Source: an optimization exercise on an open RTL-to-GDS flow (aim: small area). Production flows keep margins and buffers that such runs may drop.
Only simulation tests tie the RTL to the original design; equivalence was not proved.
No activity file was given, so power comes from the tool's default toggle rates.

### Floorplan with the power grid

Drawn at 1 px/µm. Pins as bars on the die edge.
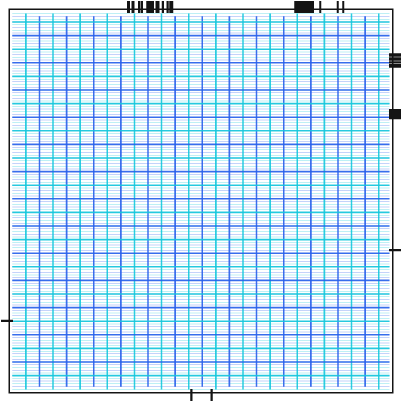
### Placement by cell class

Drawn at 2 px/µm. Fill, decap, tap and diode cells in gray.
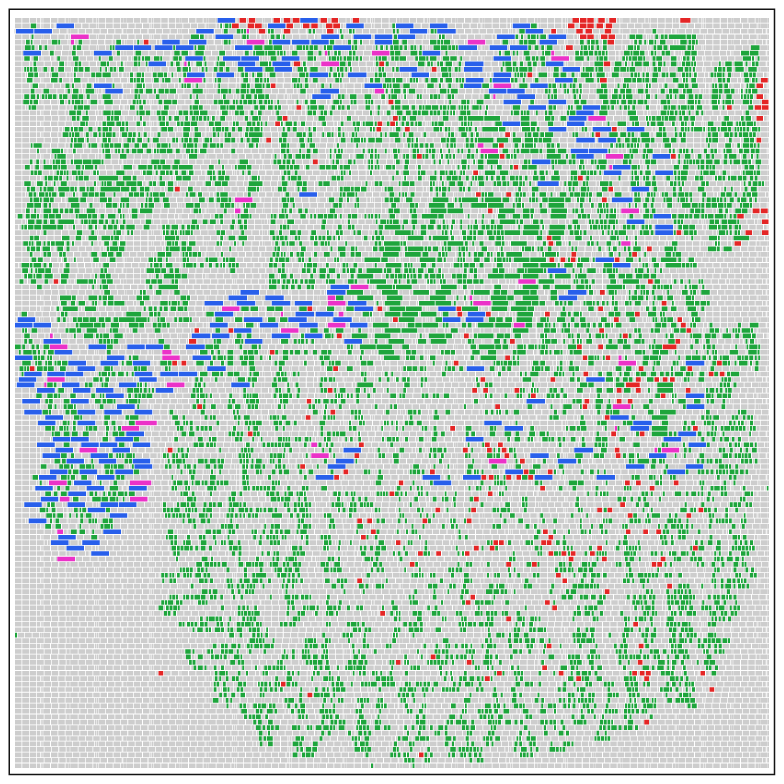
### Clock network drawn from the DEF

Drawn at 1.5 px/µm.
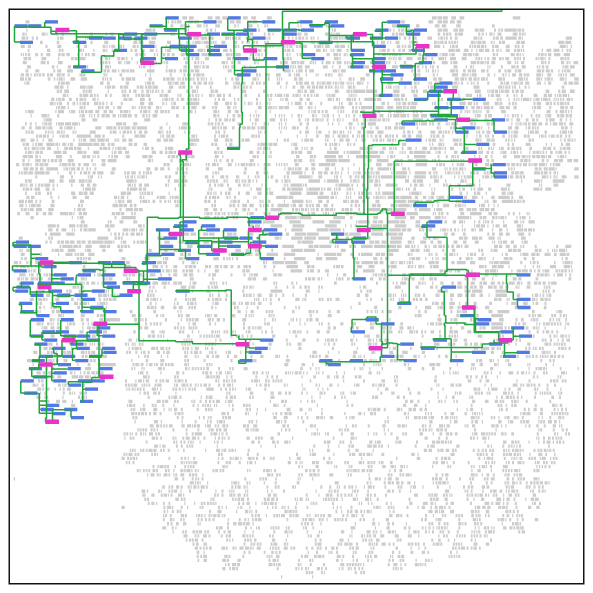
### Metal layers overlaid

Drawn at 1 px/µm. Only two layers are drawn.
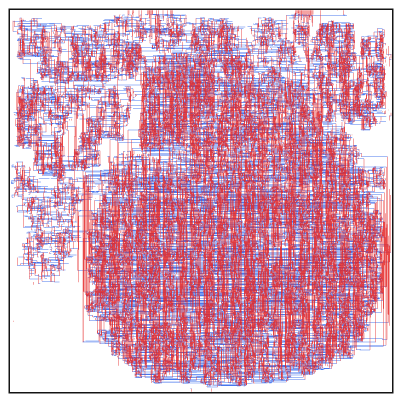
==> flow/design.v <==
module FrequencyDivider(
	input clock,
	input reset,
	output tick100HZ,
	output tick10000HZ,
	output tick2HZ
);
reg [31:0] count100HZ;
reg [11:0] count10000HZ;
reg [31:0] count2HZ;
reg dividerClock100HZ;
reg dividerClock10000HZ;
reg dividerClock2HZ;
assign tick100HZ   = (count100HZ == 32'd249) && !dividerClock100HZ;
assign tick10000HZ = (count10000HZ == 12'd24) && !dividerClock10000HZ;
assign tick2HZ     = (count2HZ == 32'd2500) && !dividerClock2HZ;
always@ (posedge clock or negedge reset) begin
	if (!reset) begin
		count100HZ <= 32'd0;
		dividerClock100HZ <= 1'd0;
		count10000HZ <= 12'd0;
		dividerClock10000HZ <= 1'd0;
		count2HZ <= 32'd0;
		dividerClock2HZ <= 1'd0;
	end
	else begin
		if (count100HZ == 32'd249) begin
			count100HZ <= 32'd0;
			dividerClock100HZ <= ~dividerClock100HZ;
		end
		else begin
			count100HZ <= count100HZ + 32'd1;
		end
		if (count10000HZ == 12'd24) begin
			count10000HZ <= 12'd0;
			dividerClock10000HZ <= ~dividerClock10000HZ;
		end
		else begin
			count10000HZ <= count10000HZ + 12'd1;
		end
		if (count2HZ == 32'd2500) begin
			count2HZ <= 32'd0;
			dividerClock2HZ <= ~dividerClock2HZ;
		end
		else begin
			count2HZ <= count2HZ + 32'd1;
		end
	end
end
endmodule
module CheckKeyPad(
    input clock, 
    input enable,  
    input reset, 
    input [3:0] keyPad_Col, 
    output reg [3:0] keyPad_Row, 
    output reg [3:0] control
);
always@(posedge clock or negedge reset) begin
    if (!reset) begin 
        keyPad_Row <= 4'b1110;
        control <= 4'b1111;  
    end
    else if (enable) begin
        case({keyPad_Row, keyPad_Col})
            8'b1110_1110: control <= 4'b0011;  
            8'b1110_1101: control <= 4'b0001;  
            8'b1110_1011: control <= 4'b0100;  
            8'b1110_0111: control <= 4'b0110;  
            default: control <= 4'b1111;  
        endcase
        case(keyPad_Row)
            4'b1110: keyPad_Row <= 4'b1110;
        endcase
    end
end
endmodule
module plate (
    input [15:0] data,       
    input [3:0] control,     
    input reset,             
    input clock,             
    input enable,             
    output reg [15:0] data_out
);
    parameter PLATE_INITIAL = 16'b0000001111000000; 
    reg [15:0] plate_position;
    always @(posedge clock or negedge reset) begin
        if (!reset) begin
            plate_position <= PLATE_INITIAL;
        end else if (enable) begin
            case (control)
                4'b1111: begin
                    plate_position <= plate_position;
                end
                4'b0001: begin
                    if (plate_position[0] == 1'b0) 
                        plate_position <= plate_position >> 1;
                    else begin
                    end 
                end
                4'b0100: begin
                    if (plate_position[15] == 1'b0) 
                        plate_position <= plate_position << 1;
                    else begin
                    end 
                end
                4'b0011: begin
                    if (plate_position[1:0] == 2'b00) begin
                        plate_position <= plate_position >> 2;
                    end else if (plate_position[0] == 1'b0) begin
                        plate_position <= plate_position >> 1;
                    end
                    else begin
                    end 
                end
                4'b0110: begin
                    if (plate_position[15:14] == 2'b00) begin 
                        plate_position <= plate_position << 2;
                    end else if (plate_position[15] == 1'b0)begin
                        plate_position <= plate_position << 1;
                    end
                    else begin
                    end 
                end
                default: begin
                    plate_position <= plate_position;
                end
            endcase
        end
    end
    always @(*) begin
        data_out = plate_position;
    end
endmodule
module ball_movement(data, reset, clock, enable, IsGameOver, Ball_rowIndex, Ball_colIndex, Ball_direction);
	input      [191:0] data;
	input              reset, clock, enable, IsGameOver;
	output reg [3:0]   Ball_rowIndex, Ball_colIndex;
	output reg [1:0]   Ball_direction;
	function isSomethingThere;
		input [3:0]   row;
		input [3:0]   col;
		input [191:0] data;
		reg   [7:0]   index;
		begin
			if(row < 0 || row >= 12 || col < 0 || col >= 16) begin
				isSomethingThere = 1;
			end
			else begin
				index = row * 16 + col;
				isSomethingThere = data[index];
			end
		end
	endfunction
	wire upward_collision = (Ball_rowIndex == 4'd0) ? 1 : isSomethingThere(Ball_rowIndex - 1, Ball_colIndex, data);
	wire rightward_collision = (Ball_colIndex == 4'd0) ? 1 : isSomethingThere(Ball_rowIndex, Ball_colIndex - 1, data);
	wire downward_collision = (Ball_rowIndex == 4'd11) ? 1 : isSomethingThere(Ball_rowIndex + 1, Ball_colIndex, data);
	wire leftward_collision = (Ball_colIndex == 4'd15) ? 1 : isSomethingThere(Ball_rowIndex, Ball_colIndex + 1, data);
	wire ur_collision = (Ball_rowIndex == 4'd0 || Ball_colIndex == 4'd0) ? 1 : isSomethingThere(Ball_rowIndex - 1, Ball_colIndex - 1, data);
	wire ul_collision = (Ball_rowIndex == 4'd0 || Ball_colIndex == 4'd15) ? 1 : isSomethingThere(Ball_rowIndex - 1, Ball_colIndex + 1, data);
	wire dr_collision = (Ball_rowIndex == 4'd11 || Ball_colIndex == 4'd0) ? 1 : isSomethingThere(Ball_rowIndex + 1, Ball_colIndex - 1, data);
	wire dl_collision = (Ball_rowIndex == 4'd11 || Ball_colIndex == 4'd15) ? 1 : isSomethingThere(Ball_rowIndex + 1, Ball_colIndex + 1, data);
	parameter UP_RIGHT = 2'b00;
	parameter UP_LEFT = 2'b01;
	parameter DOWN_RIGHT = 2'b10;
	parameter DOWN_LEFT = 2'b11;
	reg [3:0] next_rowIndex, next_colIndex;
	reg [1:0] next_direction;
	always@(posedge clock or negedge reset) begin
		if(!reset) begin
			Ball_rowIndex <= 4'd9;
			Ball_colIndex <= 4'd7;
			Ball_direction <= UP_RIGHT;
		end
		else if (!enable) begin
		end
		else if (IsGameOver == 1'b1) begin
			Ball_rowIndex <= 4'd9;
			Ball_colIndex <= 4'd7;
			Ball_direction <= UP_RIGHT;
		end
		else begin
			Ball_rowIndex <= next_rowIndex;
			Ball_colIndex <= next_colIndex;
			Ball_direction <= next_direction;
		end
	end
	always@(*) begin
		next_rowIndex = Ball_rowIndex;
		next_colIndex = Ball_colIndex;
		next_direction = Ball_direction;
		case(Ball_direction)
			UP_RIGHT : begin
				if(upward_collision && !rightward_collision) begin
					if(dr_collision) begin
						next_direction = DOWN_LEFT;
					end
					else begin
						next_direction = DOWN_RIGHT;
					end
				end
				else if(!upward_collision && rightward_collision) begin
					if(ul_collision) begin
						next_direction = DOWN_LEFT;
					end
					else begin
						next_direction = UP_LEFT;
					end
				end
				else if(upward_collision && rightward_collision) begin
					next_direction = DOWN_LEFT;					
				end
				else if(ur_collision) begin
					next_direction = DOWN_LEFT;
				end
				else begin
					next_direction = UP_RIGHT;
				end
			end
			UP_LEFT: begin
				if(upward_collision && !leftward_collision) begin
					if(dl_collision) begin
						next_direction = DOWN_RIGHT;
					end
					else begin
						next_direction = DOWN_LEFT;
					end
				end
				else if(!upward_collision && leftward_collision) begin
					if(ur_collision) begin
						next_direction = DOWN_RIGHT;
					end
					else begin
						next_direction = UP_RIGHT;
					end
				end
				else if(upward_collision && leftward_collision) begin
					next_direction = DOWN_RIGHT;					
				end
				else if(ul_collision) begin
					next_direction = DOWN_RIGHT;
				end
				else begin
					next_direction = UP_LEFT;
				end
			end
			DOWN_RIGHT : begin
				if(downward_collision && !rightward_collision) begin
					if(ur_collision) begin
						next_direction = UP_LEFT;
					end
					else begin
						next_direction = UP_RIGHT;
					end
				end
				else if(!downward_collision && rightward_collision) begin
					if(dl_collision) begin
						next_direction = UP_LEFT;
					end
					else begin
						next_direction = DOWN_LEFT;
					end
				end
				else if(downward_collision && rightward_collision) begin
					next_direction = UP_LEFT;
				end
				else if(dr_collision) begin
					next_direction = UP_LEFT;
				end
				else begin
					next_direction = DOWN_RIGHT;
				end
			end
			default : begin
				if(downward_collision && !leftward_collision) begin
					if(ul_collision) begin
						next_direction = UP_RIGHT;
					end
					else begin
						next_direction = UP_LEFT;
					end
				end
				else if(!downward_collision && leftward_collision) begin
					if(ur_collision) begin
						next_direction = UP_RIGHT;
					end
					else begin
						next_direction = DOWN_RIGHT;
					end
				end
				else if(downward_collision && leftward_collision) begin
					next_direction = UP_RIGHT;
				end
				else if(dl_collision) begin
					next_direction = UP_RIGHT;
				end
				else begin
					next_direction = DOWN_LEFT;
				end
			end
		endcase
		case(next_direction)
			UP_RIGHT : begin
				next_rowIndex = Ball_rowIndex - 4'd1;
				next_colIndex = Ball_colIndex - 4'd1;
			end
			UP_LEFT : begin
				next_rowIndex = Ball_rowIndex - 4'd1;
				next_colIndex = Ball_colIndex + 4'd1;
			end
			DOWN_RIGHT : begin
				next_rowIndex = Ball_rowIndex + 4'd1;
				next_colIndex = Ball_colIndex - 4'd1;
			end
			default : begin
				next_rowIndex = Ball_rowIndex + 4'd1;
				next_colIndex = Ball_colIndex + 4'd1;
			end
		endcase
	end
endmodule
module Score (
    input [3:0] Ball_rowIndex,
    input [3:0] Ball_colIndex,
    input [1:0] Ball_direction,
    input clock,
    input enable,                
    input reset,
    output reg [71:0] Bricks,
    output reg [9:0] score,
	 output reg IsGameOver
);
    wire [6:0] brick_index;
    assign brick_index = (Ball_rowIndex-1) * 8 + (Ball_colIndex >> 1);
	wire [6:0] brick_index_plus_7;
    assign brick_index_plus_7 = brick_index + 7;
    function brk;
        input [71:0] b;
        input [31:0] idx;
        begin
            brk = (idx < 32'd72) ? b[idx[6:0]] : 1'b0;
        end
    endfunction
    always @(posedge clock or negedge reset) begin
        if (!reset) begin
            Bricks <= 64'hFFFFFFFFFFFFFFFF;
				Bricks[71:40] <= 32'b0;
            score <= 10'd0;
				IsGameOver <= 1'b0;
		end else if (!enable) begin
		end else if (IsGameOver == 1'b1) begin
            Bricks <= 64'hFFFFFFFFFFFFFFFF;
				Bricks[71:40] <= 32'b0;
            score <= 10'd0;
				IsGameOver <= 1'b1;
	    end else begin
				if (Ball_rowIndex <= 7 && Ball_rowIndex != 0) begin
					if (brk(Bricks, brick_index) == 1'b1 && brk(Bricks, brick_index+7) == 1'b1 && Ball_colIndex[0] == 1'b0 && Ball_direction == 2'b00 && Ball_colIndex != 0 && Ball_rowIndex != 0) begin
						 Bricks[brick_index] <= 1'b0;
						 Bricks[brick_index+7] <= 1'b0;
						 score <= score + 2;
					end else if (brk(Bricks, brick_index) == 1'b1 && brk(Bricks, brick_index+15) == 1'b1 && Ball_colIndex[0] == 1'b0 && Ball_direction == 2'b00 && Ball_colIndex != 0 && Ball_rowIndex != 0) begin
						 Bricks[brick_index] <= 1'b0;
						 Bricks[brick_index+15] <= 1'b0;
						 score <= score + 2;
					end else if (brk(Bricks, brick_index) == 1'b1 && brk(Bricks, brick_index+9) == 1'b1 && Ball_colIndex[0] == 1'b1 && Ball_direction == 2'b01 && Ball_colIndex != 15 && Ball_rowIndex != 0) begin
						 Bricks[brick_index] <= 1'b0;
						 Bricks[brick_index+9] <= 1'b0;
						 score <= score + 2;
					end else if (brk(Bricks, brick_index) == 1'b1 && brk(Bricks, brick_index+17) == 1'b1 && Ball_colIndex[0] == 1'b1 && Ball_direction == 2'b01 && Ball_colIndex != 15 && Ball_rowIndex != 0) begin
						 Bricks[brick_index] <= 1'b0;
						 Bricks[brick_index+17] <= 1'b0;
						 score <= score + 2;
					end else if (brk(Bricks, brick_index+16) == 1'b1 && brk(Bricks, brick_index+7) == 1'b1 && Ball_colIndex[0] == 1'b0 && Ball_direction == 2'b10 && Ball_colIndex != 0) begin
						 Bricks[brick_index+16] <= 1'b0;
						 Bricks[brick_index+7] <= 1'b0;
						 score <= score + 2;
					end else if (brk(Bricks, brick_index-1) == 1'b1 && brk(Bricks, brick_index+16) == 1'b1 && Ball_colIndex[0] == 1'b0 && Ball_direction == 2'b10 && Ball_colIndex != 0 && Ball_rowIndex != 0) begin
						 Bricks[brick_index+16] <= 1'b0;
						 Bricks[brick_index-1] <= 1'b0;
						 score <= score + 2;
					end else if (brk(Bricks, brick_index+16) == 1'b1 && brk(Bricks, brick_index+9) == 1'b1 && Ball_colIndex[0] == 1'b1 && Ball_direction == 2'b11 && Ball_colIndex != 15) begin
						 Bricks[brick_index+16] <= 1'b0;
						 Bricks[brick_index+9] <= 1'b0;
						 score <= score + 2;
					end else if (brk(Bricks, brick_index+16) == 1'b1 && brk(Bricks, brick_index+1) == 1'b1 && Ball_colIndex[0] == 1'b1 && Ball_direction == 2'b11 && Ball_colIndex != 15 && Ball_rowIndex != 0) begin
						 Bricks[brick_index+16] <= 1'b0;
						 Bricks[brick_index+1] <= 1'b0;
						 score <= score + 2;
					end else if (brk(Bricks, brick_index) == 1'b1 && Ball_rowIndex != 0) begin
						 Bricks[brick_index] <= 1'b0;
						 score <= score + 1;
					end else if (brk(Bricks, brick_index+16) == 1'b1) begin
						 Bricks[brick_index+16] <= 1'b0;
						 score <= score + 1;
					end else if (brk(Bricks, brick_index+7) == 1'b1 && Ball_colIndex[0] == 1'b0 && Ball_colIndex != 0) begin  
						 Bricks[brick_index+7] <= 1'b0;
						 score <= score + 1;
					end else if (brk(Bricks, brick_index+9) == 1'b1 && Ball_colIndex[0] == 1'b1 && Ball_colIndex != 15) begin  
						 Bricks[brick_index+9] <= 1'b0;
						 score <= score + 1;
					end else if (brk(Bricks, brick_index-1) == 1'b1 && Ball_colIndex[0] == 1'b0 && Ball_direction == 2'b00 && Ball_colIndex != 0 && Ball_rowIndex != 0) begin  
						 Bricks[brick_index-1] <= 1'b0;
						 score <= score + 1;
					end else if (brk(Bricks, brick_index+1) == 1'b1 && Ball_colIndex[0] == 1'b1 && Ball_direction == 2'b01 && Ball_colIndex != 15 && Ball_rowIndex != 0) begin  
						 Bricks[brick_index+1] <= 1'b0;
						 score <= score + 1;
					end else if (brk(Bricks, brick_index+15) == 1'b1 && Ball_colIndex[0] == 1'b0 && Ball_direction == 2'b10 && Ball_colIndex != 0) begin  
						 Bricks[brick_index+15] <= 1'b0;
						 score <= score + 1;
					end else if (brk(Bricks, brick_index+17) == 1'b1 && Ball_colIndex[0] == 1'b1 && Ball_direction == 2'b11 && Ball_colIndex != 15) begin  
						 Bricks[brick_index+17] <= 1'b0;
						 score <= score + 1;
					end else begin
					    score <= score + 0;
					end
				end else if (Ball_rowIndex == 0) begin
					if (brk(Bricks, brick_index_plus_7) == 1'b1 && Ball_colIndex[0] == 1'b0 && Ball_colIndex != 0) begin  
						 Bricks[brick_index_plus_7] <= 1'b0;
						 score <= score + 1;
					end else if (brk(Bricks, brick_index_plus_7+2) == 1'b1 && Ball_colIndex[0] == 1'b1 && Ball_colIndex != 15) begin  
						 Bricks[brick_index_plus_7+2] <= 1'b0;
						 score <= score + 1;
					end else begin
						score <= score + 0;
					end
				end else if (Ball_rowIndex == 11) begin
				   IsGameOver <= 1'b1;
					score <= 10'd0;
			   end else begin
				   score <= score + 0;
				end
        end
    end
endmodule
module ScoreProcessor(
    input [9:0] score, 
    output reg [3:0] score100, 
    output reg [3:0] score010, 
    output reg [3:0] score001
);
always@(*) begin
    score100 = score / 100;
    score010 = (score % 100) / 10;
    score001 = score % 10;
end
endmodule
module SevenDisplay(
	input [3:0] in,
	output reg [6:0] out
);
always@(in) begin
	case(in)
		4'd0:  out = 7'b1000000;
		4'd1:  out = 7'b1111001;
		4'd2:  out = 7'b0100100;
		4'd3:  out = 7'b0110000;
		4'd4:  out = 7'b0011001;
		4'd5:  out = 7'b0010010;
		4'd6:  out = 7'b0000010;
		4'd7:  out = 7'b1111000;
		4'd8:  out = 7'b0000000;
		4'd9:  out = 7'b0010000;
		4'd10: out = 7'b0001000;
		4'd11: out = 7'b0000011;
		4'd12: out = 7'b1000110;
		4'd13: out = 7'b0100001;
		4'd14: out = 7'b0000110;
		default: out = 7'b0001110;
	endcase
end
endmodule 
module DotMatrix(
	input clock,
	input enable,  
    input [3:0] control,
	input reset,
	output reg [7:0] dot_row, 
	output reg [7:0] dot_col 
);
reg [2:0] rowCount;
always@(posedge clock or negedge reset) begin
	if (!reset) begin
		dot_row <= 8'b0;
		dot_col <= 8'b0;
		rowCount <= 3'd0;
	end
	else if (enable) begin
		rowCount <= rowCount + 3'd1;
		case(rowCount)
			3'd0: dot_row <= 8'b01111111;
			3'd1: dot_row <= 8'b10111111;
			3'd2: dot_row <= 8'b11011111;
			3'd3: dot_row <= 8'b11101111;
			3'd4: dot_row <= 8'b11110111;
			3'd5: dot_row <= 8'b11111011;
			3'd6: dot_row <= 8'b11111101;
			3'd7: dot_row <= 8'b11111110;
		endcase
		if (control == 4'b1111) begin  
			case(rowCount)
				3'd0: dot_col <= 8'b00111100;
				3'd1: dot_col <= 8'b01000010;
				3'd2: dot_col <= 8'b10000001;
				3'd3: dot_col <= 8'b10111101;
				3'd4: dot_col <= 8'b10111101;
				3'd5: dot_col <= 8'b10000001;
				3'd6: dot_col <= 8'b01000010;
				3'd7: dot_col <= 8'b00111100;
			endcase
		end
		else if (control == 4'b0011) begin  
			case(rowCount)
				3'd0: dot_col <= 8'b00101000;
				3'd1: dot_col <= 8'b00010100;
				3'd2: dot_col <= 8'b00001010;
				3'd3: dot_col <= 8'b11111111;
				3'd4: dot_col <= 8'b11111111;
				3'd5: dot_col <= 8'b00001010;
				3'd6: dot_col <= 8'b00010100;
				3'd7: dot_col <= 8'b00101000;
			endcase
		end
		else if (control == 4'b0001) begin  
			case(rowCount)
				3'd0: dot_col <= 8'b00001000;
				3'd1: dot_col <= 8'b00000100;
				3'd2: dot_col <= 8'b00000010;
				3'd3: dot_col <= 8'b11111111;
				3'd4: dot_col <= 8'b11111111;
				3'd5: dot_col <= 8'b00000010;
				3'd6: dot_col <= 8'b00000100;
				3'd7: dot_col <= 8'b00001000;
			endcase
		end
		else if (control == 4'b0100) begin  
			case(rowCount)
				3'd0: dot_col <= 8'b00010000;
				3'd1: dot_col <= 8'b00100000;
				3'd2: dot_col <= 8'b01000000;
				3'd3: dot_col <= 8'b11111111;
				3'd4: dot_col <= 8'b11111111;
				3'd5: dot_col <= 8'b01000000;
				3'd6: dot_col <= 8'b00100000;
				3'd7: dot_col <= 8'b00010000;
			endcase
		end
		else if (control == 4'b0110) begin  
			case(rowCount)
				3'd0: dot_col <= 8'b00010100;
				3'd1: dot_col <= 8'b00101000;
				3'd2: dot_col <= 8'b01010000;
				3'd3: dot_col <= 8'b11111111;
				3'd4: dot_col <= 8'b11111111;
				3'd5: dot_col <= 8'b01010000;
				3'd6: dot_col <= 8'b00101000;
				3'd7: dot_col <= 8'b00010100;
			endcase
		end
		else begin
			case(rowCount)
				3'd0: dot_col <= 8'b00000000;
				3'd1: dot_col <= 8'b00000000;
				3'd2: dot_col <= 8'b00000000;
				3'd3: dot_col <= 8'b00000000;
				3'd4: dot_col <= 8'b00000000;
				3'd5: dot_col <= 8'b00000000;
				3'd6: dot_col <= 8'b00000000;
				3'd7: dot_col <= 8'b00000000;
			endcase
		end
	end
end
endmodule 
module CombineToMatrix(
    input [15:0] plate_row,
    input [3:0] ball_rowIndex,
    input [3:0] ball_colIndex,
    input [55:0] bricks,
    input IsGameOver,
    output reg [191:0] data, 
    output reg [191:0] game_data
);
reg [111:0] expanded_bricks;
integer i;
integer ballIndex;
always @(*)
begin
    data = 192'b0;
    game_data = 192'b0;
    expanded_bricks = 112'b0;
    ballIndex = 0;
    if (IsGameOver) begin
        data[191:176] = 16'b0000000000000000;
        data[175:160] = 16'b0000000000000000;
        data[159:144] = 16'b1000011001101111;
        data[143:128] = 16'b1000100110011000;
        data[127:112] = 16'b1000100110001000;
        data[111:96]  = 16'b1000100101001111;
        data[95:80]   = 16'b1000100100101111;
        data[79:64]   = 16'b1000100100011000;
        data[63:48]   = 16'b1000100110011000;
        data[47:32]   = 16'b1111011001101111;
        data[31:16]   = 16'b0000000000000000;
        data[15:0]    = 16'b0000000000000000;
    end
    else begin
        for (i = 0; i < 56; i = i + 1) begin : expand_bits
            expanded_bricks[2*i +: 2] = {bricks[i], bricks[i]};
        end
        data[191:176] = expanded_bricks[15:0];
        data[175:160] = expanded_bricks[31:16];
        data[159:144] = expanded_bricks[47:32];
        data[143:128] = expanded_bricks[63:48];
        data[127:112] = expanded_bricks[79:64];
        data[111:96] = expanded_bricks[95:80];
        data[95:80] = expanded_bricks[111:96];
        data[31:16] = plate_row;
        ballIndex = (11 - ball_rowIndex) * 16 + ball_colIndex;
        data[ballIndex] = 1'b1;
        game_data = 192'b0;
        game_data[111:0] = expanded_bricks[111:0];
        game_data[175:160] = plate_row;
        game_data[ball_rowIndex * 16 + ball_colIndex] = 1'b1;
    end
end
endmodule
module VGAdisplay (
    input clock,
    input reset,
    input [191:0] data,
    output hSync,
    output vSync,
    output reg [3:0] r,
    output reg [3:0] g,
    output reg [3:0] b
);
parameter H_SYNC_PULSE = 96,
          H_BACK_PORCH = 48,
          H_ACTIVE_TIME = 640,
          H_FRONT_PORCH = 16,
          H_LINE_PERIOD = 800;
parameter V_SYNC_PAUSE = 2,
          V_BACK_PORCH = 33,
          V_ACTIVE_TIME = 480,
          V_FRONT_PORCH = 10,
          V_FRAME_PERIOD = 525;
reg clk_25MHz;
always @(posedge clock or negedge reset)
begin
    if(!reset)
    begin
        clk_25MHz <= 1'b0;
    end
    else
    begin
        clk_25MHz <= ~clk_25MHz;
    end
end
wire pix_en = ~clk_25MHz;
reg [11:0] h_count;
always @(posedge clock or negedge reset)
begin
    if(!reset)
    begin
        h_count <= 12'd0;
    end
    else if(!pix_en)
    begin
    end
    else if(h_count == H_LINE_PERIOD - 1)
    begin
        h_count <= 12'd0;
    end
    else
    begin
        h_count <= h_count + 12'd1;
    end
end
assign hSync = (h_count < H_SYNC_PULSE) ? 1'b0 : 1'b1;
reg [11:0] v_count;
always @(posedge clock or negedge reset)
begin
    if(!reset)
    begin
        v_count <= 12'd0;
    end
    else if(!pix_en)
    begin
    end
    else if(v_count == V_FRAME_PERIOD - 1)
    begin
        v_count <= 12'd0;
    end
    else if(h_count ==  H_LINE_PERIOD - 1)
    begin
        v_count <= v_count + 1'b1;
    end
    else
    begin
        v_count <= v_count;
    end
end
assign vSync = (v_count < V_SYNC_PAUSE) ? 1'b0 : 1'b1;
wire active_flag;
assign active_flag = (h_count >= (H_SYNC_PULSE + H_BACK_PORCH)) &&
                     (h_count < (H_SYNC_PULSE + H_BACK_PORCH + H_ACTIVE_TIME)) &&
                     (v_count >= (V_SYNC_PAUSE + V_BACK_PORCH)) &&
                     (v_count < (V_SYNC_PAUSE + V_BACK_PORCH + V_ACTIVE_TIME));
reg [11:0] RGBcomponent;     
reg [18:0] pixelCount;
always @(posedge clock or negedge reset)
begin
    if(!reset)
    begin
        RGBcomponent[11:8] <= 4'b0000;
        RGBcomponent[7:4]  <= 4'b0000;
        RGBcomponent[3:0]  <= 4'b0000;
        pixelCount <= 19'd0;
    end
    else if(!pix_en)
    begin
    end
    else if(active_flag)
    begin
        if(pixelCount == 19'd307199)
        begin
            pixelCount <= 19'd0;
        end
        else
        begin
            pixelCount <= pixelCount + 19'd1;
        end
        RGBcomponent[11:8] <= {4{data[(((307199-pixelCount)%H_ACTIVE_TIME)*16)/640+((((307199-pixelCount)/H_ACTIVE_TIME)*12)/480)*16]}};
        RGBcomponent[7:4]  <= {4{data[(((307199-pixelCount)%H_ACTIVE_TIME)*16)/640+((((307199-pixelCount)/H_ACTIVE_TIME)*12)/480)*16]}};
        RGBcomponent[3:0]  <= {4{data[(((307199-pixelCount)%H_ACTIVE_TIME)*16)/640+((((307199-pixelCount)/H_ACTIVE_TIME)*12)/480)*16]}};
    end
    else
    begin
        RGBcomponent[11:8] <= 4'b0000;
        RGBcomponent[7:4]  <= 4'b0000;
        RGBcomponent[3:0]  <= 4'b0000;
    end
end
always @(posedge clock or negedge reset)
begin
    if(!reset)
    begin
        r <= 4'b0000;
        g <= 4'b0000;
        b <= 4'b0000;
    end
    else if(!pix_en)
    begin
    end
    else if(active_flag)
    begin
        r <= RGBcomponent[11:8];
        g <= RGBcomponent[7:4];
        b <= RGBcomponent[3:0];
    end
    else
    begin
        r <= 4'b0000;
        g <= 4'b0000;
        b <= 4'b0000;
    end
end
endmodule
module Bricks (
    input clock, 
    input reset, 
    input [3:0] keyPad_col, 
    output [3:0] keyPad_row, 
    output [6:0] sevenDisplay100, 
    output [6:0] sevenDisplay010, 
    output [6:0] sevenDisplay001,
    output [7:0] dot_row, 
    output [7:0] dot_col,
    output VGA_hSync,
    output VGA_vSync,
    output [3:0] VGA_R,
    output [3:0] VGA_G,
    output [3:0] VGA_B
);
wire [9:0] score;  
wire [3:0] score100;
wire [3:0] score010;
wire [3:0] score001;
wire tick100HZ;
wire tick10000HZ;
wire tick2HZ;
wire [3:0] control;
wire [15:0] plate_row;
wire [3:0] ball_rowIndex;
wire [3:0] ball_colIndex;
wire [1:0] ball_direction;
wire [71:0] bricks;
wire [191:0] data;
wire [191:0] game_data;
wire IsGameOver;
FrequencyDivider FD(
    .clock(clock), 
    .reset(reset), 
    .tick10000HZ(tick10000HZ), 
    .tick100HZ(tick100HZ), 
    .tick2HZ(tick2HZ)
);
CheckKeyPad CKP(
    .clock(clock), 
    .enable(tick100HZ), 
    .reset(reset), 
    .keyPad_Col(keyPad_col), 
    .keyPad_Row(keyPad_row), 
    .control(control)
);
plate P(
    .data(plate_row),
    .control(control), 
    .reset(reset), 
    .clock(clock), 
    .enable(tick2HZ), 
    .data_out(plate_row)
);
ball_movement BM(
    .data(game_data),
    .reset(reset), 
    .clock(clock), 
    .enable(tick2HZ), 
    .IsGameOver(IsGameOver), 
    .Ball_rowIndex(ball_rowIndex),
    .Ball_colIndex(ball_colIndex),
    .Ball_direction(ball_direction)
);
Score S(
    .Ball_rowIndex(ball_rowIndex), 
    .Ball_colIndex(ball_colIndex), 
    .Ball_direction(ball_direction),
    .reset(reset), 
    .clock(clock),
    .enable(tick2HZ),
    .Bricks(bricks), 
    .score(score), 
    .IsGameOver(IsGameOver)
);
ScoreProcessor SP(
    .score(score), 
    .score100(score100), 
    .score010(score010), 
    .score001(score001)
);
SevenDisplay SD1(
    .in(score100), 
    .out(sevenDisplay100)
);
SevenDisplay SD2(
    .in(score010), 
    .out(sevenDisplay010)
);
SevenDisplay SD3(
    .in(score001), 
    .out(sevenDisplay001)
);
DotMatrix DM(
    .clock(clock), 
    .enable(tick10000HZ), 
    .reset(reset), 
    .control(control), 
    .dot_row(dot_row), 
    .dot_col(dot_col)
);
CombineToMatrix CTM(
    .plate_row(plate_row), 
    .ball_rowIndex(ball_rowIndex), 
    .ball_colIndex(ball_colIndex), 
    .bricks(bricks[55:0]), 
    .IsGameOver(IsGameOver),
    .data(data),
    .game_data(game_data)
);
VGAdisplay VGA(
    .clock(clock),
    .reset(reset),
    .data(data),      
    .hSync(VGA_hSync),
    .vSync(VGA_vSync),
    .r(VGA_R),
    .g(VGA_G),
    .b(VGA_B)
);
endmodule 
==> flow/run.sh <==
#!/bin/bash
# synth_recipe.tcl (not shown) runs the flow's synth.tcl, then flattens the netlist and writes it again
# the make line also repeats each setting of config.mk as NAME=value (left out here)
make -C /OpenROAD-flow-scripts/flow DESIGN_CONFIG=/design/flow/config.mk WORK_HOME=/design/flow/orfs CLKGATE_MAP_FILE= SYNTH_SCRIPT=/design/flow/synth_recipe.tcl finish
==> flow/config.mk <==
export PLATFORM = sky130hd
export DESIGN_NAME = Bricks
export DESIGN_NICKNAME = Bricks
export VERILOG_FILES = /design/flow/design.v
export SDC_FILE = /design/flow/constraint.sdc
export NUM_CORES = 4
export LEC_CHECK = 0
export CAP_MARGIN = 20
export CORE_MARGIN = 2
export CORE_UTILIZATION = 35
export SLEW_MARGIN = 20
==> flow/constraint.sdc <==
create_clock -name core_clock -period 25.0 [get_ports {clock}]
set_input_delay 5.0000 -clock core_clock [delete_from_list [all_inputs] [get_ports {clock}]]
set_output_delay 5.0000 -clock core_clock [all_outputs]
set_load 0.01 [all_outputs]
==> key figures <==
Power and ir drop
  • Switching power: ~0.50 mW
  • Comb pwr: 0.459 mW
  • Int Pwr: 0.878 mW
  • Clock network power: a little over 0.5 mW
  • Largest power group: clock
  • Flop+latch power: about 0.42 mW
  • Part of the power in combinational logic: between 30% and 40%
  • Switching portion of total power: 36.5%
  • Static Leak: 17.8 nW
  • VDD IR max: between 0.06 and 0.07 mV

Cells and area
  • NonClk Buf Share: between 4 and 5%
  • Num sequential: 256
  • Commonest non-fill, non-tap cell in the layout: nand2_1
  • Fin nets: between 7000 and 8000
  • Layout cells sized above 1: just over 9%
  • Sequential Area: approximately 6500 µm²
  • Buffers, non-clock: around 290
  • Antenna diode count: 22
  • Area grow syn2layout: 7.08%
  • Clock buffers: 45
  • FILL cells: between 15000 and 20000

CTS
  • Post-CTS Hold Fix Bufs: 0
  • Post-cts repair resize count: 0
  • Clock H-tree levels: 2
  • CTS buffer count: 34
  • Setup Buffers After CTS: 0

Floorplan
  • Die height: between 300 and 400 µm
  • Initial core utilization: a little over a third
  • Core Region: roughly 140000 µm²
  • Chip Width: 382 µm

Yosys
  • Synth Flop Type: dfrtp_1
  • Synth Area in Simple Gates: a little over a quarter
  • Sequential fraction of the synthesis area: 12.9%
  • Synth Warn #: 10
  • Post-synthesis mux area share: ~8.2%
  • Number of synthesized register bits: 256
  • Synth Area per Inst: ~6.6 µm²
  • Adder-cell share of the synthesized area: about 3.6%
  • Main combinational cell family by area after synthesis: compound AO/OA/AOI/OAI gates
  • Synth Area in XOR/XNOR: 5.57%
  • Synth Instances: around 7600

Placed design
  • DP Wirelength: 203000 µm
  • Port Buffers: 56

Timing
  • Worst-margin pin slew: 1340 ps
  • Skew final: between 30 and 40 ps
  • Final Hold Vio Count: 0
  • Final worst slack: 7580 ps
  • Top achievable clock speed: approximately 57 MHz
  • Crit share post-route: a little over two thirds
  • RSZ-0062 raised after global routing: false
  • Final min period: 17420 ps

Drt
  • DR vias/cell: about 7.1
  • Initial DRT Pass Iterations: 9
  • 1st-iter DRT viols: 11642
  • Wire length per cell: around 32 µm
  • DRC errors left: 0

GRT
  • GRT Total Usage: between 30% and 40%
  • Vias in the first global route: 59057
  • Overflow after GRT: 0
  • Largest net degree at the start of global routing: around 100

Flow run
  • Max-cap violations: 0

Worst setup path
  • CP most frequent cell: a21oi_1
  • CP arrival: roughly 18000 ps
  • Nature of the critical path endpoint: register
  • Worst Setup SP: VGA.pixelCount[12]
  • WS Path Type: reg2reg

Status
  • Outcome: timing/DRC/antenna clean
About 'Floorplan with the power grid':
Key: VDD = blue; VSS = cyan
61 signal pins sit on the boundary. 27 straps on met5. 139 met1 rails follow the rows.

About 'Placement by cell class':
Key: clock drivers and dummy loads = magenta [cells 61]; remaining buffers and delay cells = red [cells 285]; registers = blue [cells 256]; remaining logic cells = green [cells 6658]

About 'Clock network drawn from the DEF':
Key: clock-net drivers = magenta [count 34]; flip-flops = blue [count 256]; clock wires = green [length 5120 µm]
There are 35 routed clock nets.

About 'Metal layers overlaid':
Key: M1 = blue [wire length 111 mm]; M2 = red [wire length 116 mm]

[final timing paths]
check | to | slack (ps) | cells past startpoint
max | VGA.RGBcomponent[10] | 7580 | 56
min | FD.count10000HZ[11] | 470 | 1
max reg2reg | VGA.RGBcomponent[10] | 7580 | 56
min reg2reg | FD.count10000HZ[11] | 470 | 1
max in group asynchronous | FD.count100HZ[21] | 18740 | 3
min in group asynchronous | VGA.v_count[11] | 4420 | 1
[per-layer routing]
| metal | vias up | global-route usage (%) | routed length [µm] |
|---|---|---|---|
| met5 | - | 0 | 47 |
| met4 | 8 | 23.6 | 23100 |
| met3 | 1285 | 13.8 | 42300 |
| met1 | 31120 | 48.9 | 111000 |
| li1 | 27835 | - | - |
| met2 | 5270 | 54.0 | 116000 |
[stage by stage]
step | total power, mW | cell area, µm² | hold WS (ps) | util (%)
5_1_grt | 1.46 | 53500 | 500 | 37.8
3_3_place_gp | 0.864 | 52300 | 452 | 37.0
2_1_floorplan | 0.775 | 50100 | 435 | -
6_report | 1.38 | 53500 | 466 | 37.8
4_1_cts | 1.38 | 53400 | 468 | 37.7
3_5_place_dp | 0.870 | 52300 | 454 | 37.0
[synthesized netlist by cell type (all sizes together) (96+ instances only)]
cell    number  share of area (%)
mux4       115                5.2
o211ai     115                1.7
inv        130               0.98
dfrtp      203                 10
mux2i       99                2.0
o21ai      887                8.9
o22ai       96                1.2
a211oi     187                2.9
ha         130                3.3
nor2       860                6.5
a31oi      161                2.1
nor3       309                3.1
buf        122                1.1
nand3      292                2.9
a311oi     111                1.9
a21oi      719                7.3
nand2      894                6.7
clkbuf     558                4.2
xnor2      222                3.9
[worst max-delay path, delay by kind of cell (launching register included)]
family                   cells  cell delay (ps)
AO/OA/AOI/OAI               35             9420
adder cells (fa/ha/maj)      6             2140
flip-flops                   1              530
multiplexers                 4             1730
AND/OR/NAND/NOR             11             3440
[state kept, by name, indices dropped and copies added, names as in the netlist, 10 cells and up]
| signal | count |
|---|---|
| FD.count10000HZ | 12 |
| FD.count100HZ | 32 |
| FD.count2HZ | 32 |
| P.plate_position | 16 |
| S.Bricks | 72 |
| S.score | 10 |
| VGA.h_count | 12 |
| VGA.pixelCount | 19 |
| VGA.v_count | 12 |

## port drivers added, routing unchanged
No port has a modelled driver above. Below, the same layout with a new extraction and two added sets of constraints.
Step 1, drivers: a clkbuf_16 drives clock and a buf_2 each remaining input, both assumed.
Step 2 times the ports against the registers' clock, not the clock port: input delays grow and output delays shrink by t, the midpoint of the rising clock arrivals with the driver on.
a / b / c = no drivers / after step 1 / after step 2; a / b = the first two.
t (ns): 0.638
setup WS [ns]: 7.576 / 7.576 / 7.576
slew at the worst register clock pin (ns): 0.07 / 0.07
After both steps setup and hold are still met in this run. The setup slack of this run moves by 0.000 ns with the drivers and by 0.000 ns with both steps.
